Source: an optimization exercise on an open RTL-to-GDS flow (aim: small area, a short achievable clock period and few clock cycles). Production flows keep margins and buffers that such runs may drop. The RTL was checked by simulation tests, not by an equivalence proof against the original design. Power and IR drop assume default switching activity.

==> flow/config.mk <==
export PLATFORM = sky130hd
export DESIGN_NAME = amber_mul
export DESIGN_NICKNAME = amber_mul
export VERILOG_FILES = /design/flow/design.v
export SDC_FILE = /design/flow/constraint.sdc
export NUM_CORES = 4
export LEC_CHECK = 0
export CAP_MARGIN = 20
export CORE_MARGIN = 2
export CORE_UTILIZATION = 40
export PLACE_DENSITY = 0.6
export SLEW_MARGIN = 20
==> flow/constraint.sdc <==
create_clock -name core_clock -period 5.0 [get_ports {i_clk}]
set_input_delay 1.0000 -clock core_clock [delete_from_list [all_inputs] [get_ports {i_clk}]]
set_output_delay 1.0000 -clock core_clock [all_outputs]
set_load 0.01 [all_outputs]
==> flow/design.v <==
module a23_multiply (
input                       i_clk,
input                       i_rst,           
input                       i_fetch_stall,
input       [31:0]          i_a_in,          
input       [31:0]          i_b_in,          
input       [1:0]           i_function,
input                       i_execute,
output      [31:0]          o_out,
output      [1:0]           o_flags,         
output reg                  o_done           
);
wire        enable;
wire        accumulate;
wire [33:0] multiplier;
wire [33:0] multiplier_bar;
wire [33:0] sum;
wire [33:0] sum34_b;
reg  [5:0]  count;
reg  [5:0]  count_nxt;
reg  [67:0] product;
reg  [67:0] product_nxt;
reg  [1:0]  flags_nxt;
wire [32:0] sum_acc1;            
assign enable         = i_function[0];
assign accumulate     = i_function[1];
assign multiplier     =  { 2'd0, i_a_in} ;
assign multiplier_bar = ~{ 2'd0, i_a_in} + 34'd1 ;
assign sum34_b        =  product[1:0] == 2'b01 ? multiplier     :
                         product[1:0] == 2'b10 ? multiplier_bar :
                                                 34'd0          ;
    assign sum =  product[67:34] + sum34_b;
    assign sum_acc1 = {1'd0, product[32:1]} + {1'd0, i_a_in};
always @*
    begin
    count_nxt           = count;
    product_nxt         = product;
    flags_nxt   = { product[32], product[32:1] == 32'd0 }; 
    if ( count == 6'd0 )
        product_nxt = {33'd0, 1'd0, i_b_in, 1'd0 } ;
    else if ( count <= 6'd33 )
        product_nxt = { sum[33], sum, product[33:1]} ;
    else if ( count == 6'd34 && accumulate )
        begin
        product_nxt         = { product[64:33], sum_acc1[31:0], 1'd0};  
        end
    if (count == 6'd0)   
        count_nxt   = enable ? 6'd1 : 6'd0;
    else if ((count == 6'd34 && !accumulate) ||   
             (count == 6'd35 &&  accumulate)  )   
        count_nxt   = 6'd0;
    else
        count_nxt   = count + 1'd1;
    end
always @ ( posedge i_clk )
    if ( i_rst )
        begin
        count           <= 6'd0;
        o_done          <= 1'd0;
        end
    else if ( !i_fetch_stall )
        begin
        count           <= i_execute ? count_nxt          : count;           
        product         <= i_execute ? product_nxt        : product;        
        o_done          <= i_execute ? count == 6'd31     : o_done;          
        end
assign o_out   = product[32:1]; 
assign o_flags = flags_nxt;
endmodule
module amber_mul (
input                       i_clk,
input                       i_rst,           
input                       i_start,
input                       i_accumulate,    
input       [31:0]          i_a,             
input       [31:0]          i_b,             
input       [31:0]          i_c,             
output                      o_ready,
output                      o_done,
output      [31:0]          o_result,
output      [1:0]           o_flags          
);
reg         busy;
reg         acc_q;
reg  [31:0] a_q;
reg  [31:0] c_q;
reg         done_d1;
reg         done_d2;
reg         done_d3;
wire        mult_done;
wire        take;
wire [31:0] mult_a;
wire [1:0]  mult_function;
assign take          = i_start && !busy;
assign o_ready       = !busy;
assign mult_a        = done_d2 ? c_q : a_q;
assign mult_function = busy ? { acc_q, 1'd0 } : { i_accumulate, take };
always @ ( posedge i_clk )
    if ( take )
        begin
        acc_q <= i_accumulate;
        a_q   <= i_a;
        c_q   <= i_c;
        end
always @ ( posedge i_clk )
    if ( i_rst )
        begin
        busy    <= 1'd0;
        done_d1 <= 1'd0;
        done_d2 <= 1'd0;
        done_d3 <= 1'd0;
        end
    else
        begin
        busy    <= take ? 1'd1 : ( o_done ? 1'd0 : busy );
        done_d1 <= mult_done;
        done_d2 <= done_d1;
        done_d3 <= done_d2 && acc_q;
        end
assign o_done = busy && ( acc_q ? done_d3 : done_d2 );
a23_multiply u_multiply (
    .i_clk          ( i_clk          ),
    .i_rst          ( i_rst          ),
    .i_fetch_stall  ( 1'd0           ),
    .i_a_in         ( mult_a         ),
    .i_b_in         ( i_b            ),
    .i_function     ( mult_function  ),
    .i_execute      ( 1'd1           ),
    .o_out          ( o_result       ),
    .o_flags        ( o_flags        ),
    .o_done         ( mult_done      )
);
endmodule
==> flow/run.sh <==
#!/bin/bash
# synth_recipe.tcl (not shown) runs the flow's synth.tcl, then flattens the netlist and writes it again
# the make line also repeats each setting of config.mk as NAME=value (left out here)
make -C /OpenROAD-flow-scripts/flow DESIGN_CONFIG=/design/flow/config.mk WORK_HOME=/design/flow/orfs CLKGATE_MAP_FILE= SYNTH_SCRIPT=/design/flow/synth_recipe.tcl finish
==> summary.md <==
| Metric | Value |
|---|---|
| Required time of the critical path | a little over 5000 ps |
| FILL cells | roughly 2400 |
| Antenna Nets Post-Route | 0 |
| Largest delay contributor family on the critical path | compound AO/OA/AOI/OAI gates |
| WP buf/inv | 0 |
| Yosys warnings | 2 |
| Post-synth ARST share | 0% |
| H-tree depth | 4 |
| Gp weighted congestion | roughly 0.91 |
| FF/Latch Area | ~4200 µm² |
| FF+latch count, synth | about 140 |
| Via density | around 5.6 |
| Arr. time, crit path | roughly 4900 ps |
| Cells along the critical path | mux2i_2 > ha_2 > o211ai_2 > or4_4 > nor2b_4 > nand3_4 > a2111oi_4 > xnor2_1 > o22ai_1 > ha_2 > a21oi_4 > o21ai_1 > o21ai_1 > a211oi_2 > o211a_1 > o32a_1 > xnor2_1 > nor2_1 |
| Ant. Diodes | 0 |
| Avg Inst Size Synth | about 10 µm² |
| Placed cell count | ~1400 |
| Final worst slack | roughly 230 ps |
| CP peak stage delay | roughly 600 ps |
| Setup TNS | 0 ps |
| Post-synthesis sequential area ratio | between 40% and 50% |
| Slowest stage cell, crit path | or4_4 |
| Clock buffer depth | 2 |
| Worst slew pin tran | about 1100 ps |
| Status | no timing/DRC/antenna violations |
| CTS Buf Count | 17 |
| Cell Pwr Density | between 300 and 400 nW/µm² |
| Maximum vdd drop | 0.212 mV |
| Nets@finish | between 1000 and 1500 |
| Initial antenna violation count | 0 |
| Clk root buf | clkbuf_16 |
| Final WL | between 20000 and 30000 µm |
| Clock Skews | 10.7 ps |
| Fin cells | roughly 1500 |
| Die area | 26800 µm² |
| Fin. max-slew vios | 0 |
| Drt initial violations | 744 |
| Global-route wire length before repair | 42300 µm |
| Drt drc | 0 |
| Cell Area, Synth | between 10000 and 15000 µm² |
| Hold Fails Final Rpt | 0 |
| Multi-input logic area | ~5500 µm² |
| Setup slack at placement | 149 ps |
Testbench counts, summed over its fixed seeds: cycles 113,566.
## worst paths after layout
kind	from	endpoint	slack (ps)	cells after the start
min	done_d1$_SDFF_PP0_	done_d2$_SDFF_PP0_	450	1
min reg2reg	done_d1$_SDFF_PP0_	done_d2$_SDFF_PP0_	450	1
max reg2reg	done_d2$_SDFF_PP0_	u_multiply.product[66]$_SDFFCE_PN0P_	230	18
max	done_d2$_SDFF_PP0_	u_multiply.product[66]$_SDFFCE_PN0P_	230	18
## through the flow
stage	utilization, %	hold WS [ps]	instance area [µm²]
final	49.8	450	12500
after global routing	49.8	458	12500
after CTS	49.4	454	12400
after detailed placement	47.0	444	11800
after global placement	47.0	450	11800
after floorplan	-	414	10300
## what timing repair did
item,CTS,global route
hold buffers,0,0
setup endpoints to repair,0,5
resized for setup,0,7
buffers inserted,0,5
## logic make-up after synthesis
group	synth area share, %
xor+xnor	6.61
buf+inv	5.74
simple gates	14.1
flops	41.0
compound gates	19.5
mux	4.19
fa+ha+maj	8.85
## cell type report
cell class	count	area share [%]
clock buffers	23	4.34
inverters	47	1.41
clock inverters	9	0.500
well taps	330	3.30
repair buffers	162	12.7
multi-input cells	763	44.3
flip-flops and latches	143	33.5
## flip-flops by register name, summed over array words and instances, names as in the netlist
name / count
u_multiply.product: 67
busy: 1
done_d3: 1
done_d1: 1
a_q: 32
u_multiply.count: 6
done_d2: 1
u_multiply.o_done: 1
acc_q: 1
c_q: 32
## worst register-to-register path, delay by kind of cell, from the launching register on
family / cells / cell delay [ps]
AOI/OAI and AO/OA: 9 / 1850
xor gates and xnor gates: 2 / 260
adders and majority gates: 2 / 680
DFF: 1 / 440
muxes: 1 / 300
and+or+nand+nor: 4 / 980
## power by group
group          switching [mW]  internal (mW)  total, mW
sequential             0.0895           1.45       1.54
combinational           0.704          0.569       1.27
clock                   0.530          0.772       1.30
## routing by layer
layer  vias to the layer above  share of wire, %  GRT usage (%)
li1                       4063                 -              -
met1                      3964                49           29.7
met2                       263                44           31.8
met3                        18               6.2           3.71
met4                         0              0.89           4.82
met5                         -                 0              0
## cell usage after synthesis, drive strengths merged, types with 5 or more instances
master	number	area share (%)
edfxtp	132	39
nor2	70	2.6
ha	69	8.5
o21ai	66	3.2
a21oi	63	3.1
xnor2	50	4.3
nand2	48	1.8
inv	47	1.7
buf	41	3.1
nor3	33	1.6
mux2i	32	3.4
a21o	30	2.2
xor2	27	2.3
clkbuf	26	0.96
o22ai	26	1.6
a22oi	24	1.8
nand3	23	1.3
nand2b	17	1.0
nor2b	15	0.99
nor4	13	1.0
nand4	12	0.74
o211ai	12	0.93
o21a	12	0.88
and3	11	0.67
dfxtp	11	2.2
a211oi	10	0.74
o31ai	9	0.66
and2	8	0.49
a221o	7	0.69
mux2	7	0.77
nor3b	6	0.44
or3	5	0.31
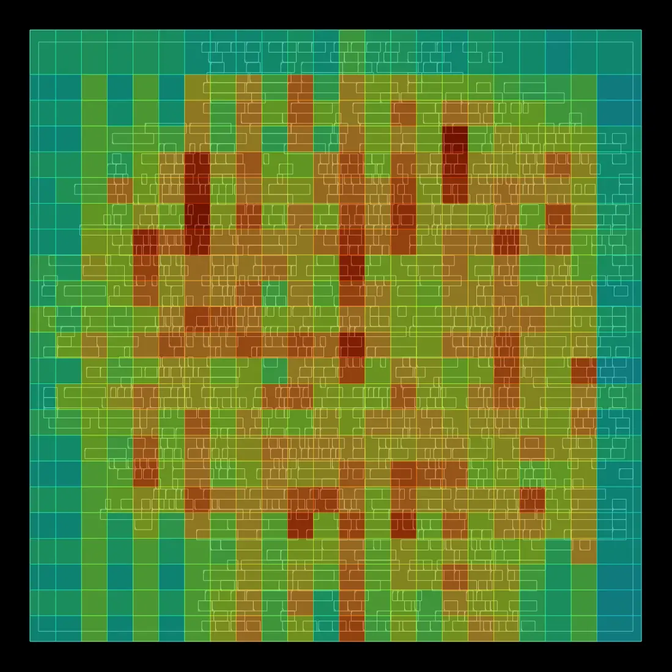
Fig. 1. Routing congestion.
met3 Usage GRT: 3.71%
GR peak layer: met2
Global Route Usage Sum: 20.5%
GR Util met1: 29.7%
Routed WL per cell: 18.6 µm

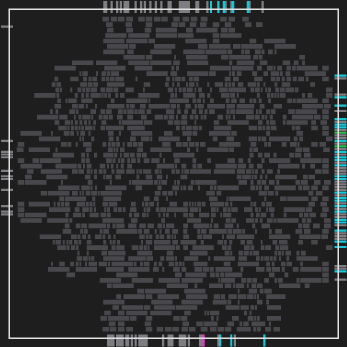
Fig. 2. I/O pins on the die edge.
(2 px per µm) Pins as bars across the die edge, other pins in grey.
Key: i_start = magenta [pins 1, direction input, edge south]; o_flags = green [pins 2, direction output, edge east]; i_b = cyan [pins 32, direction input, edge 24 east, 5 north, 3 south]
All pins by edge: 56 east, 34 south, 34 north, 12 west.
Die W: 164 µm
Die Ht: 164 µm
port bufs: 135

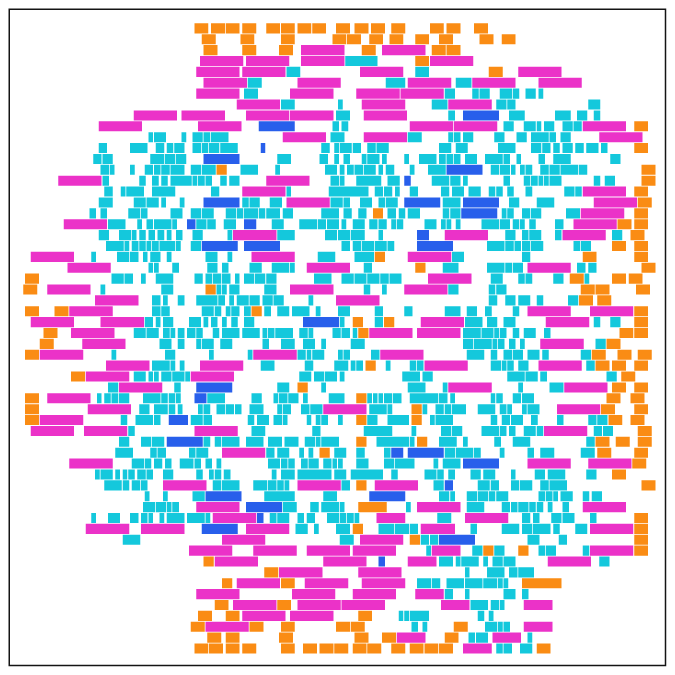
Fig. 3. Cells coloured by class.
(4 px per µm)
Key: other buffers and delay cells = orange [cells 162, share of their area 13%]; combinational and other logic = cyan [cells 810, share of their area 47%]; clock drivers and dummy loads = blue [cells 32, share of their area 5.0%]; flops = magenta [cells 143, share of their area 35%]
sequential share of cell area: 33.5%
fin util: 49.8%

re-timing with driven ports:
Ports are ideal in the flow. The routed layout listed here was re-timed in OpenROAD. Step 1: set_driving_cell puts a clkbuf_16 on i_clk and a buf_2 on each other input, an assumption about the parent block. Step 2 times the ports against the registers' clock, not the clock port: input delays grow and output delays shrink by t, the midpoint of the rising clock arrivals with the driver on. a / b / c = ideal / step 1 / step 2; a / b = the first two.
shift t [ns]: 0.468
setup slack, ns: 0.226 / 0.226 / 0.226
worst setup path after step 2: register to register
cell pins on the clock port's net: 1
After both steps this run still meets setup and hold. The setup slack of this run moves by 0.000 ns with the drivers and by 0.000 ns with both steps.
